What follows belongs to an exercise in optimizing a design on an open flow for small area, a short achievable clock period and few clock cycles; a production flow would make more cautious choices. In this exercise RTL edits were held to simulation tests only and were not proved equivalent to the original. Power and IR drop assume default switching activity.

[design.v]
`timescale 1ns/10ps
module  CONV(clk,reset,busy,ready,iaddr,idata,cwr,caddr_wr,cdata_wr,crd,caddr_rd,cdata_rd,csel);
input		clk;
input		reset;
output reg	busy;	
input		ready;	
output reg 	[11:0] iaddr;
input		[19:0]idata;	
output reg 	cwr;
output reg 	[11:0] caddr_wr;
output reg	[19:0] cdata_wr;
output reg 	crd;
output reg 	[11:0] caddr_rd;
input	 	[19:0] cdata_rd;
output reg 	[2:0]  csel;
reg [12:0]x,y,x1,y1;
reg signed [19:0]a,b;
reg signed [39:0]c;
reg  signed [39:0] test;
reg [2:0]state; 
reg [3:0]load;
reg mode;
always @(posedge clk or posedge reset) begin
	if(reset) begin
		busy <= 1'd0;
		iaddr <= 12'd0;
		caddr_wr <= 12'd0;
		cdata_wr <= 20'd0;
		caddr_rd <= 12'd0;
		crd <= 1'd0;
		cwr <= 1'd0;
		csel <= 3'd0;
		x <= -13'd1;
		y <= 13'd0;
		state <= 3'd2;
		load <= 4'd0;
		x1 <= 13'd0;
		y1 <= 13'd0;
		mode <= 1'd0;
		a <= 20'd0;
		b <= 20'd0;
		c <= 40'h013100000;
	end
		else begin
		if (mode == 1'd0) begin
			if (ready == 1'd1) begin
				busy <= 1'd1;
			end
			else if(ready == 1'd0 && busy == 1'd1) begin
				csel <= 3'd1;
				case (state)
				3'd0 :begin 
					load <= load + 4'd1;
					if(x1 == 13'd0 && y1 == 13'd0)begin
						if(load == 4'd0)begin
							a <= 20'd0;
							b <= 20'd0;
						end
						else if (load == 4'd1) begin
							iaddr <= x1 + (y1 << 6);	
						end
						else if (load == 4'd2) begin
							iaddr <= (x1 + 13'd1) + (y1 << 6);
							a <= idata;
							b <= 20'hF8F71;
							c <= c + test;
						end
						else if (load == 4'd3) begin
							iaddr <= (x1 + 13'd0) + ((y1 + 13'd1) << 6);
							a <= idata;
							b <= 20'hF6E54;
							c <= c + test;
						end
						else if (load == 4'd4) begin
							iaddr <= (x1 + 13'd1) + ((y1 + 13'd1) << 6);
							a <= idata;
							b <= 20'hFC834;
							c <= c + test;
						end
						else if (load == 4'd5) begin
							a <= idata;
							b <= 20'hFAC19;
							c <= c + test;
						end
						else if (load == 4'd6) begin
							c <= c + test;
						end
						else if (load == 4'd7) begin
							if(c[39] == 1'd0)begin
								if(c[15] == 1'b1) begin
									c[35:15] <= (c[35:15] + 21'd1); 
								end
							end
							else c[35:15] <= 0;
						end
						else if(load == 4'd8)begin
							cwr <= 1'd1;
							cdata_wr <= c[35:16];
							caddr_wr <= x1 + (y1 << 6);
							load <= 4'd0;
							state <= 3'd2;
							c <= 40'h013100000;
						end
					end
					else if(x1 == 13'd63 && y1 == 13'd0)begin
						if(load == 4'd0)begin
							a <= 20'd0;
							b <= 20'd0;
						end
						else if (load == 4'd1) begin
							iaddr <= (x1 - 13'd1)+ (y1 << 6);
						end
						else if (load == 4'd2) begin
							iaddr <= (x1 + 13'd0) + (y1 << 6);
							a <= idata;
							b <= 20'h01004;
							c <= c + test;
						end
						else if (load == 4'd3) begin
							iaddr <= (x1 - 13'd1) + ((y1 + 13'd1) << 6);
							a <= idata;
							b <= 20'hF8F71;
							c <= c + test;
						end
						else if (load == 4'd4) begin
							iaddr <= (x1 + 13'd0) + ((y1 + 13'd1) << 6);
							a <= idata;
							b <= 20'hFA6D7;
							c <= c + test;
						end
						else if (load == 4'd5) begin
							a <= idata;
							b <= 20'hFC834;
							c <= c + test;
						end
						else if (load == 4'd6) begin
							c <= c + test;
						end
						else if (load == 4'd7) begin
							if(c[39] == 1'd0)begin
								if(c[15] == 1'b1) begin
									c[35:15] <= (c[35:15] + 21'd1); 
								end
							end
							else c[35:15] <= 0;
						end
						else if(load == 4'd8)begin
							cwr <= 1'd1;
							cdata_wr <= c[35:16];
							caddr_wr <= x1 + (y1 << 6);
							load <= 4'd0;
							state <= 3'd2;
							c <= 40'h013100000;
						end
					end
					else if(x1 == 13'd0 && y1 == 13'd63)begin
						if(load == 4'd0)begin
							a <= 20'd0;
							b <= 20'd0;
						end
						else if (load == 4'd1) begin
							iaddr <= x1 + ((y1 - 13'd1)<< 6);
						end
						else if (load == 4'd2) begin
							iaddr <= (x1 + 13'd1) + ((y1 - 13'd1) << 6);
							a <= idata;
							b <= 20'h092D5;
							c <= c + test;
						end
						else if (load == 4'd3) begin
							iaddr <= (x1 + 13'd0) + ((y1 + 13'd0) << 6);
							a <= idata;
							b <= 20'h06D43;
							c <= c + test;
						end
						else if (load == 4'd4) begin
							iaddr <= (x1 + 13'd1) + ((y1 + 13'd0) << 6);
							a <= idata;
							b <= 20'hF8F71;
							c <= c + test;
						end
						else if (load == 4'd5) begin
							a <= idata;
							b <= 20'hF6E54;
							c <= c + test;
						end
						else if (load == 4'd6) begin
							c <= c + test;
						end
						else if (load == 4'd7) begin
							if(c[39] == 1'd0)begin
								if(c[15] == 1'b1) begin
									c[35:15] <= (c[35:15] + 21'd1); 
								end
							end
							else c[35:15] <= 0;
						end
						else if(load == 4'd8)begin
							cwr <= 1'd1;
							cdata_wr <= c[35:16];
							caddr_wr <= x1 + (y1 << 6);
							load <= 4'd0;
							state <= 3'd2;
							c <= 40'h013100000;
						end
					end
					else if(x1 == 13'd63 && y1 == 13'd63)begin
						if(load == 4'd0)begin
							a <= 20'd0;
							b <= 20'd0;
						end
						else if (load == 4'd1) begin
							iaddr <= x1 - 13'd1 + ((y1 - 13'd1) << 6);
						end
						else if (load == 4'd2) begin
							iaddr <= (x1 + 13'd0) + ((y1 - 13'd1) << 6);
							a <= idata;
							b <= 20'h0A89E;
							c <= c + test;
						end
						else if (load == 4'd3) begin
							iaddr <= (x1 - 13'd1) + ((y1 + 13'd0) << 6);
							a <= idata;
							b <= 20'h092D5;
							c <= c + test;
						end
						else if (load == 4'd4) begin
							iaddr <= (x1 + 13'd0) + ((y1 + 13'd0) << 6);
							a <= idata;
							b <= 20'h01004;
							c <= c + test;
						end
						else if (load == 4'd5) begin
							a <= idata;
							b <= 20'hF8F71;
							c <= c + test;
						end
						else if (load == 4'd6) begin
							c <= c + test;
						end
						else if (load == 4'd7) begin
							if(c[39] == 1'd0)begin
								if(c[15] == 1'b1) begin
									c[35:15] <= (c[35:15] + 21'd1); 
								end
							end
							else c[35:15] <= 0;
						end
						else if(load == 4'd8)begin
							cwr <= 1'd1;
							cdata_wr <= c[35:16];
							caddr_wr <= x1 + (y1 << 6);
							load <= 4'd0;
							state <= 3'd2;
							c <= 40'h013100000;
						end
					end
					else if(y1 == 13'd0)begin
						if(load == 4'd0)begin
							a <= 20'd0;
							b <= 20'd0;
						end
						else if (load == 4'd1) begin
							iaddr <= x1 - 13'd1 + ((y1 + 13'd0) << 6);
						end
						else if (load == 4'd2) begin
							iaddr <= (x1 + 13'd0) + ((y1 + 13'd0) << 6);
							a <= idata;
							b <= 20'h01004;
							c <= c + test;
						end
						else if (load == 4'd3) begin
							iaddr <= (x1 + 13'd1) + ((y1 + 13'd0) << 6);
							a <= idata;
							b <= 20'hF8F71;
							c <= c + test;
						end
						else if (load == 4'd4) begin
							iaddr <= (x1 - 13'd1) + ((y1 + 13'd1) << 6);
							a <= idata;
							b <= 20'hF6E54;
							c <= c + test;
						end
						else if (load == 4'd5) begin
							iaddr <= (x1 + 13'd0) + ((y1 + 13'd1) << 6);
							a <= idata;
							b <= 20'hFA6D7;
							c <= c + test;
						end
						else if (load == 4'd6) begin
							iaddr <= (x1 + 13'd1) + ((y1 + 13'd1) << 6);
							a <= idata;
							b <= 20'hFC834;
							c <= c + test;
						end
						else if (load == 4'd7) begin
							a <= idata;
							b <= 20'hFAC19;
							c <= c + test;
						end
						else if (load == 4'd8) begin
							c <= c + test;
						end
						else if (load == 4'd9) begin
							if(c[39] == 1'd0)begin
								if(c[15] == 1'b1) begin
									c[35:15] <= (c[35:15] + 21'd1); 
								end
							end
							else c[35:15] <= 0;
						end
						else if(load == 4'd10)begin
							cwr <= 1'd1;
							cdata_wr <= c[35:16];
							caddr_wr <= x1 + (y1 << 6);
							load <= 4'd0;
							state <= 3'd2;
							c <= 40'h013100000;
						end
					end
					else if(x1 == 13'd63)begin 
						if(load == 4'd0)begin
							a <= 20'd0;
							b <= 20'd0;
						end
						else if (load == 4'd1) begin
							iaddr <= x1 - 13'd1 + ((y1 - 13'd1) << 6);
						end
						else if (load == 4'd2) begin
							iaddr <= (x1 + 13'd0) + ((y1 - 13'd1) << 6);
							a <= idata;
							b <= 20'h0A89E;
							c <= c + test;
						end
						else if (load == 4'd3) begin
							iaddr <= (x1 - 13'd1) + ((y1 + 13'd0) << 6);
							a <= idata;
							b <= 20'h092D5;
							c <= c + test;
						end
						else if (load == 4'd4) begin
							iaddr <= (x1 + 13'd0) + ((y1 + 13'd0) << 6);
							a <= idata;
							b <= 20'h01004;
							c <= c + test;
						end
						else if (load == 4'd5) begin
							iaddr <= (x1 - 13'd1) + ((y1 + 13'd1) << 6);
							a <= idata;
							b <= 20'hF8F71;
							c <= c + test;
						end
						else if (load == 4'd6) begin
							iaddr <= (x1 + 13'd0) + ((y1 + 13'd1) << 6);
							a <= idata;
							b <= 20'hFA6D7;
							c <= c + test;
						end
						else if (load == 4'd7) begin
							a <= idata;
							b <= 20'hFC834;
							c <= c + test;
						end
						else if (load == 4'd8) begin
							c <= c + test;
						end
						else if (load == 4'd9) begin
							if(c[39] == 1'd0)begin
								if(c[15] == 1'b1) begin
									c[35:15] <= (c[35:15] + 21'd1); 
								end
							end
							else c[35:15] <= 0;
						end
						else if(load == 4'd10)begin
							cwr <= 1'd1;
							cdata_wr <= c[35:16];
							caddr_wr <= x1 + (y1 << 6);
							load <= 4'd0;
							state <= 3'd2;
							c <= 40'h013100000;
						end
					end
					else if(y1 == 13'd63)begin  
						if(load == 4'd0)begin
							a <= 20'd0;
							b <= 20'd0;
						end
						else if (load == 4'd1) begin
							iaddr <= x1 - 13'd1 + ((y1 - 13'd1) << 6);
						end
						else if (load == 4'd2) begin
							iaddr <= (x1 + 13'd0) + ((y1 - 13'd1) << 6);
							a <= idata;
							b <= 20'h0A89E;
							c <= c + test;
						end
						else if (load == 4'd3) begin
							iaddr <= (x1 + 13'd1) + ((y1 - 13'd1) << 6);
							a <= idata;
							b <= 20'h092D5;
							c <= c + test;
						end
						else if (load == 4'd4) begin
							iaddr <= (x1 - 13'd1) + ((y1 + 13'd0) << 6);
							a <= idata;
							b <= 20'h06D43;
							c <= c + test;
						end
						else if (load == 4'd5) begin
							iaddr <= (x1 + 13'd0) + ((y1 + 13'd0) << 6);
							a <= idata;
							b <= 20'h01004;
							c <= c + test;
						end
						else if (load == 4'd6) begin
							iaddr <= (x1 + 13'd1) + ((y1 + 13'd0) << 6);
							a <= idata;
							b <= 20'hF8F71;
							c <= c + test;
						end
						else if (load == 4'd7) begin
							a <= idata;
							b <= 20'hF6E54;
							c <= c + test;
						end
						else if (load == 4'd8) begin
							c <= c + test;
						end
						else if (load == 4'd9) begin
							if(c[39] == 1'd0)begin
								if(c[15] == 1'b1) begin
									c[35:15] <= (c[35:15] + 21'd1); 
								end
							end
							else c[35:15] <= 0;
						end
						else if(load == 4'd10)begin
							cwr <= 1'd1;
							cdata_wr <= c[35:16];
							caddr_wr <= x1 + (y1 << 6);
							load <= 4'd0;
							state <= 3'd2;
							c <= 40'h013100000;
						end
					end
					else if(x1 == 13'd0)begin 
						if(load == 4'd0)begin
							a <= 20'd0;
							b <= 20'd0;
						end
						else if (load == 4'd1) begin
							iaddr <= x1 + 13'd0 + ((y1 - 13'd1) << 6);
						end
						else if (load == 4'd2) begin
							iaddr <= (x1 + 13'd1) + ((y1 - 13'd1) << 6);
							a <= idata;
							b <= 20'h092D5;
							c <= c + test;
						end
						else if (load == 4'd3) begin
							iaddr <= (x1 + 13'd0) + ((y1 + 13'd0) << 6);
							a <= idata;
							b <= 20'h06D43;
							c <= c + test;
						end
						else if (load == 4'd4) begin
							iaddr <= (x1 + 13'd1) + ((y1 + 13'd0) << 6);
							a <= idata;
							b <= 20'hF8F71;
							c <= c + test;
						end
						else if (load == 4'd5) begin
							iaddr <= (x1 + 13'd0) + ((y1 + 13'd1) << 6);
							a <= idata;
							b <= 20'hF6E54;
							c <= c + test;
						end
						else if (load == 4'd6) begin
							iaddr <= (x1 + 13'd1) + ((y1 + 13'd1) << 6);
							a <= idata;
							b <= 20'hFC834;
							c <= c + test;
						end
						else if (load == 4'd7) begin
							a <= idata;
							b <= 20'hFAC19;
							c <= c + test;
						end
						else if (load == 4'd8) begin
							c <= c + test;
						end
						else if (load == 4'd9) begin
							if(c[39] == 1'd0)begin
								if(c[15] == 1'b1) begin
									c[35:15] <= (c[35:15] + 21'd1); 
								end
							end
							else c[35:15] <= 0;
						end
						else if(load == 4'd10)begin
							cwr <= 1'd1;
							cdata_wr <= c[35:16];
							caddr_wr <= x1 + (y1 << 6);
							load <= 4'd0;
							state <= 3'd2;
							c <= 40'h013100000;
						end
					end
				end
				3'd1:begin 
					load <= load + 4'd1;
					if(load == 4'd0)begin
						iaddr <= (x1 - 13'd1) + ((y1 - 13'd1) << 6);
						a <= 20'd0;
						b <= 20'd0;
					end
					else if(load == 4'd1) begin
						iaddr <= (x1 + 13'd0) + ((y1 - 13'd1) << 6);
						a <= idata;
						b <= 20'h0A89E;
						c <= c + test;
					end
					else if(load == 4'd2) begin
						iaddr <= (x1 + 13'd1) + ((y1 - 13'd1) << 6);
						a <= idata;
						b <= 20'h092D5;
						c <= c + test;
					end
					else if(load == 4'd3) begin
						iaddr <= (x1 - 13'd1) + ((y1 + 13'd0) << 6);
						a <= idata;
						b <= 20'h06D43;
						c <= c + test;
					end
					else if(load == 4'd4) begin
						iaddr <= (x1 + 13'd0) + ((y1 + 13'd0) << 6);
						a <= idata;
						b <= 20'h01004;
						c <= c + test;
					end
					else if(load == 4'd5) begin
						iaddr <= (x1 + 13'd1) + ((y1 + 13'd0) << 6);
						a <= idata;
						b <= 20'hF8F71;
						c <= c + test;
					end
					else if(load == 4'd6) begin
						iaddr <= (x1 - 13'd1) + ((y1 + 13'd1) << 6);
						a <= idata;
						b <= 20'hF6E54;
						c <= c + test;
					end
					else if(load == 4'd7) begin
						iaddr <= (x1 + 13'd0) + ((y1 + 13'd1) << 6);
						a <= idata;
						b <= 20'hFA6D7;
						c <= c + test;
					end
					else if(load == 4'd8) begin
						iaddr <= (x1 + 13'd1) + ((y1 + 13'd1) << 6);
						a <= idata;
						b <= 20'hFC834;
						c <= c + test;
					end
					else if(load == 4'd9) begin
						a <= idata;
						b <= 20'hFAC19;
						c <= c + test;
					end
					else if (load == 4'd10) begin
						c <= c + test;
					end
					else if (load == 4'd11) begin
							if(c[39] == 1'd0)begin
								if(c[15] == 1'b1) begin
									c[35:15] <= (c[35:15] + 21'd1); 
								end
							end
							else c[35:15] <= 0;
						end
						else if(load == 4'd12)begin
							cwr <= 1'd1;
							cdata_wr <= c[35:16];
							caddr_wr <= x1 + (y1 << 6);
							load <= 4'd0;
							state <= 3'd2;
							c <= 40'h013100000;
						end
					end
				3'd2:begin 
					if (x == 13'd64 && y == 13'd63)begin	
						mode <= 1'd1;
						load <= -4'd1;
					end
					else if (y != 13'd63 && x == 13'd63) begin
						y <= y + 13'd1;
						x <= 13'd0;
					end
					else begin
						x <= x + 13'd1;
					end
						x1 <= x;
						y1 <= y;
						if(x == -13'd1)begin
							load <= 4'd0;
						end
						else if (x == 13'd0||x==13'd63||y==13'd0||y==13'd63) begin
							state <= 3'd0;
						end
						else 
							state <= 3'd1;
					end
				endcase
			end
		end
		else if(mode)begin
			case (state)
			3'd0:begin
				load <= load + 4'd1;
				if (load == -4'd1) begin
					y1[11:0] <= 12'd0;
					x1[11:0] <= -12'd2;
					y[11:0] <= 12'd0;
					x[11:0] <= 12'd0;	
				end
				else if(load == 4'd0)begin
					csel <= 3'd1;
					crd <= 1'd1;
					cwr <= 1'd0;
					caddr_rd <= (x[11:0]) + (y[11:0] << 6);
				end
				else if(load == 4'd1)begin
					caddr_rd <= (x[11:0]) + 12'd1 + (y[11:0] << 6 );
					a <= cdata_rd;
				end
				else if(load == 4'd2)begin
					caddr_rd <= x[11:0] + 12'd0 + ((y[11:0] + 12'd1) << 6 );
					a <= (a > cdata_rd)?a:cdata_rd;
				end
				else if(load == 4'd3)begin
					caddr_rd <= x[11:0] + 12'd1 + ((y[11:0] + 12'd1) << 6 );
					a <= (a > cdata_rd)?a:cdata_rd;
				end
				else if(load == 4'd4)begin
					a <= (a > cdata_rd)?a:cdata_rd;
				end
				else begin
					csel <= 3'd3;
					state <= 3'd1;
					cwr <= 1'd1;
					caddr_wr <= (x[11:0] >> 1) + (y[11:0] << 4);
					cdata_wr <= a;
					load <= 4'd0;
				end
			end
			default:begin
				if(x1[11:0] == 12'd64 && y1[11:0] == 12'd62)begin
					busy <= 1'd0;
				end
				else if (x1[11:0] == 12'd62 && y1[11:0] != 12'd62) begin
					x1[11:0] <= 12'd0;
					y1[11:0] <= y1[11:0] + 12'd2;
				end
				else begin
					x1[11:0] <= x1[11:0] + 12'd2;
				end
				x[11:0] <= x1[11:0];
				y[11:0] <= y1[11:0];
				if(x1[11:0] == -12'd2)begin
					load <= 4'd0;
				end
				else begin
					state <= 3'd0;
				end
			end
			endcase
		end
	end
end
always @(*) begin
	test = a * b;
end
endmodule
[run.sh]
#!/bin/bash
# synth_recipe.tcl (not shown) runs the flow's synth.tcl, then flattens the netlist and writes it again
# the make line also repeats each setting of config.mk as NAME=value (left out here)
make -C /OpenROAD-flow-scripts/flow DESIGN_CONFIG=/design/flow/config.mk WORK_HOME=/design/flow/orfs CLKGATE_MAP_FILE= SYNTH_SCRIPT=/design/flow/synth_recipe.tcl finish
[config.mk]
export PLATFORM = sky130hd
export DESIGN_NAME = CONV
export DESIGN_NICKNAME = CONV
export VERILOG_FILES = /design/flow/design.v
export SDC_FILE = /design/flow/constraint.sdc
export NUM_CORES = 4
export LEC_CHECK = 0
export CAP_MARGIN = 20
export CORE_MARGIN = 2
export CORE_UTILIZATION = 40
export SLEW_MARGIN = 20
[constraint.sdc]
create_clock -name core_clock -period 10.0 [get_ports {clk}]
set_input_delay 2.0000 -clock core_clock [delete_from_list [all_inputs] [get_ports {clk}]]
set_output_delay 2.0000 -clock core_clock [all_outputs]
set_load 0.01 [all_outputs]
clock_wires.png
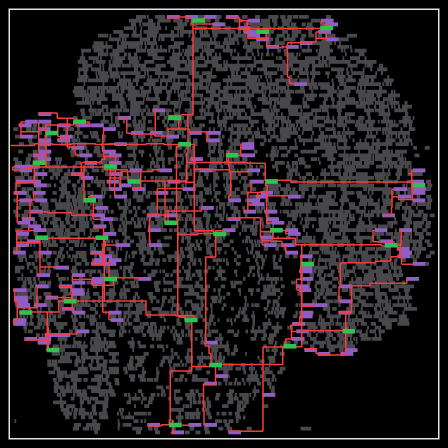
[purple] flip-flops | count: 201
[red] clock wires | length: 4,360 um
[green] clock-net drivers | count: 30
routed clock nets: 31
Clock Latency Late Sink: 0.62 ns
clk_skew: 0.0238 ns
Clock power frac: 23.8%
clock group power: 1.27 mW

top_view.png
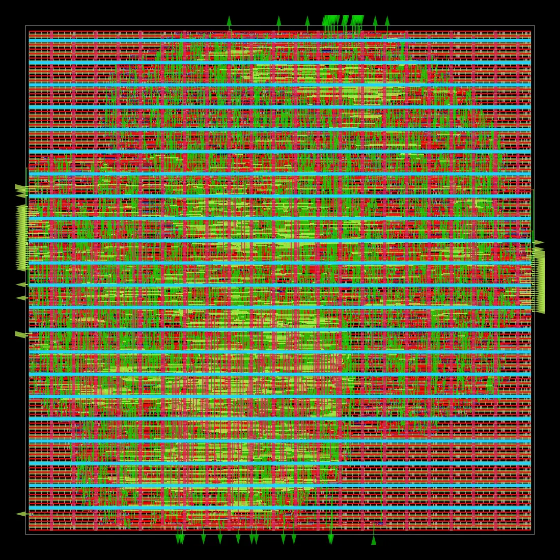
design area: 41,100 um^2
DIE WIDTH: 311 um
Die H: 311 um
Util after Layout: 44.0%
FP Rows: 112

m1.png
Scale bar: 100 um. Supply wires on this layer in gray.
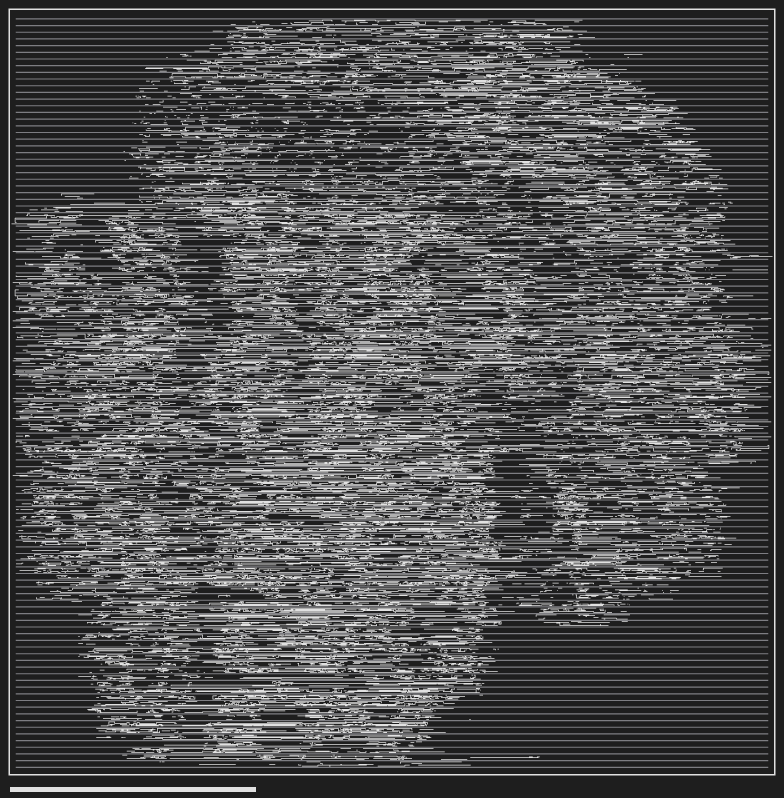
wire length on this layer: 61.0 mm
nets with wire on the layer: 5,027
main direction: horizontal
longest straight run: 89.2 um
Post-Route WL: 145,000 um
global routing usage on met1: 41.1%

m2.png
Cells faint in the background.
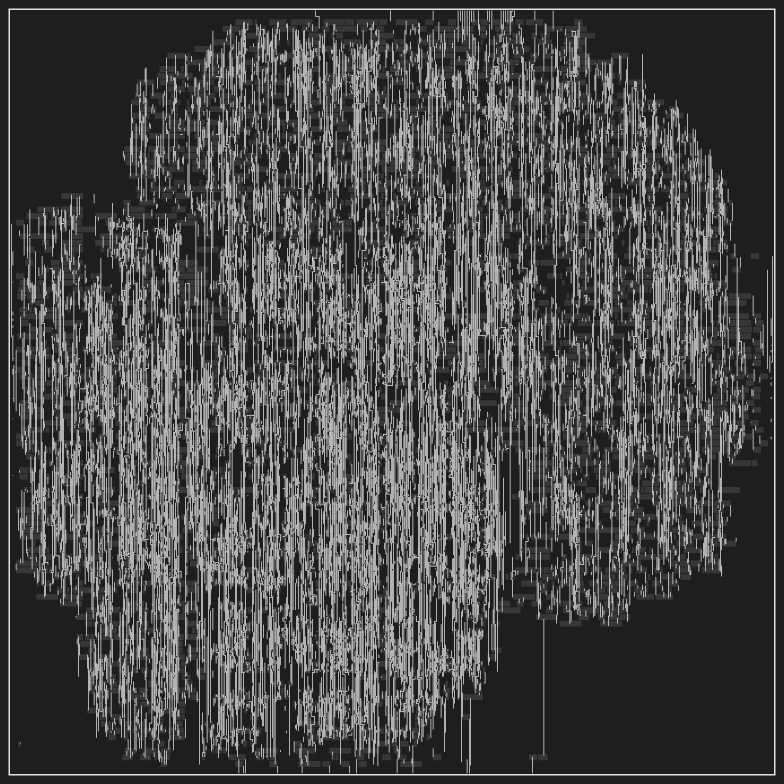
nets with wire on the layer: 4,338
wire length on this layer: 64.0 mm
met2 usage: 46.1%
routed vias: 35,500

util_map.png
Scale bar: 100 um. 31 x 31 tiles, from dark purple (low) to yellow (high), 0 to 100% covered.
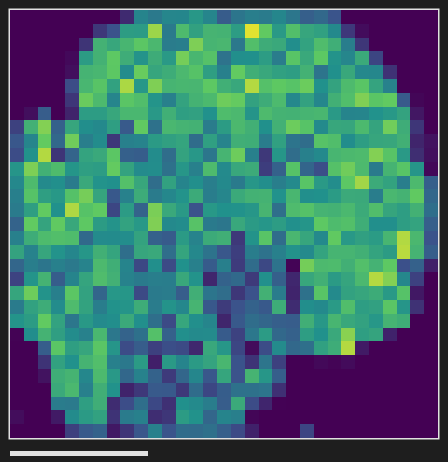
fullest tile: 96%
nearly empty tiles: 18%
emptiest ninth of the die: south-east
initial core utilization: 40.4%
core area: 93,300 um^2

==> metrics.yaml <==
pwr:
  power.share.switching_pct: 45.1
  p_sw_mw: 2.41
  powerDensity_nw_per_um2: 130
  combPwrFrac_pct: 56.6
clocking:
  h-tree-depth: 1
  cts_sinks: 201
  root_buffer: "clkbuf_16"
worst_setup_path:
  critPathCapture: "c[38]"
  r2r-end: "c[38]"
  r2r_slack_ns: 1.39
  cp-startpoint: "a[19]"
grt:
  grt_max_degree: 98
  grtUsageTotal_pct: 29.8
  gr-usage-met3_pct: 6.11
  grt_pass1_vias: 35500
detailed_routing:
  postRouteAntennaNets: 0
  drtIter0Drc: 4182
  viasPerCell: 6.01
placed_design:
  placed_area_um2: 39900
  gp_congestion: 0.970
  hpwl_um: 108000
timing:
  hold_viol_final: 0
  clock.fmax_ghz: 0.116
  period_needed_ns: 8.61
synth:
  synth_edf_count: 0
  synthesis.instances: 4709
  yosys.area_share.simple_pct: 16.5
  synth_compound_area_share_pct: 21.8
  muxShareOfSynthArea_pct: 0.249
worst_hold_path:
  hold_path_class: "register to register"
finish:
  final-nonclk-buf-share_pct: 4.32
  seq_cells: 201
  multi_input_area_share_pct: 70.3
  diodes: 0
run_status:
  status: "finished clean"
Testbench counts, summed over its fixed seeds: cycles 768,144.
cells in the mapped netlist (13+ instances only):
cell,instances
a211oi_1,47
a21o_1,60
a21oi_1,285
a221oi_1,36
a22o_1,67
a22oi_1,63
a31oi_1,40
a32oi_1,13
and2_1,194
and3_1,43
buf_1,21
buf_2,18
clkbuf_1,272
dfrtp_1,183
dfstp_2,18
fa_1,481
ha_1,233
inv_1,705
nand2_1,491
nand2b_1,25
nand3_1,81
nand4_1,24
nor2_1,281
nor2b_1,20
nor3_1,50
nor4_1,27
o211ai_1,44
o21a_1,13
o21ai_0,338
o21bai_1,18
o221ai_1,20
o22ai_1,49
o2bb2ai_1,21
o31ai_1,20
or3_1,14
xnor2_1,147
xor2_1,45
per-layer routing:
layer  up-vias  wire length [um]
li1      15600                 -
met1     17600             61000
met2      1913             64000
met3       365             14300
met4         0              6150
met5         -                 0
cell usage in the layout (no fill, tap or decap), types with 24 or more instances in the layout:
cell | synthesis | layout
dfrtp_1 | 183 | 180
nand2b_1 | 25 | 25
inv_1 | 705 | 704
a211oi_1 | 47 | 46
ha_1 | 233 | 233
a22oi_1 | 63 | 63
clkdlybuf4s50_1 | 0 | 103
a22o_1 | 67 | 67
nor3_1 | 50 | 48
nor2_1 | 281 | 273
and2_1 | 194 | 194
xnor2_1 | 147 | 146
xor2_1 | 45 | 45
a21o_1 | 60 | 60
nand3_1 | 81 | 81
o211ai_1 | 44 | 44
nand4_1 | 24 | 24
a21oi_1 | 285 | 285
clkbuf_16 | 0 | 31
a221oi_1 | 36 | 36
and3_1 | 43 | 43
o21ai_0 | 338 | 335
o22ai_1 | 49 | 49
buf_4 | 3 | 99
fa_1 | 481 | 481
nor4_1 | 27 | 25
a31oi_1 | 40 | 40
nand2_1 | 491 | 490
sequential cells by signal, summed over array words and instances (netlist names):
name	count
c	40
a	20
b	20
cdata_wr	20
x1	13
x	13
y1	13
y	13
caddr_rd	12
caddr_wr	12
iaddr	12
load	4
state	3
csel	2
busy	1
crd	1
cwr	1
mode	1
worst max-delay path, delay by kind of cell (launching register included):
family | cells | cell delay, ns
AND/OR/NAND/NOR | 2 | 0.45
AO/OA/AOI/OAI | 9 | 2.55
flip-flops | 1 | 0.96
XOR/XNOR | 1 | 0.09
buffers and inverters | 6 | 0.67
adder cells (fa/ha/maj) | 8 | 3.78

-- afterwards: timing with drivers on the ports --
In the flow no input, the clock included, has a driving cell. The finished layout below was timed again as built, in two steps.
Step 1 assumes that a clkbuf_16 drives the clock port and a buf_2 every other input.
Step 2 adds t to the input delays and takes it off the output delays; t is the mean of the earliest and latest rising clock arrival at the registers after step 1. Input paths then give back, and output paths get back, about the clock's delay inside the block.
a / b / c = ideal / step 1 / step 2; a / b = the first two.
shift t [ns]: 0.677
setup slack, ns: 1.389 / 1.389 / 1.389
hold WS [ns]: 0.493 / 0.493 / 0.493
worst setup path at the end: register to register
After both steps setup and hold are still met in this run. The setup slack of this run moves by 0.000 ns with the drivers and by 0.000 ns with both steps.
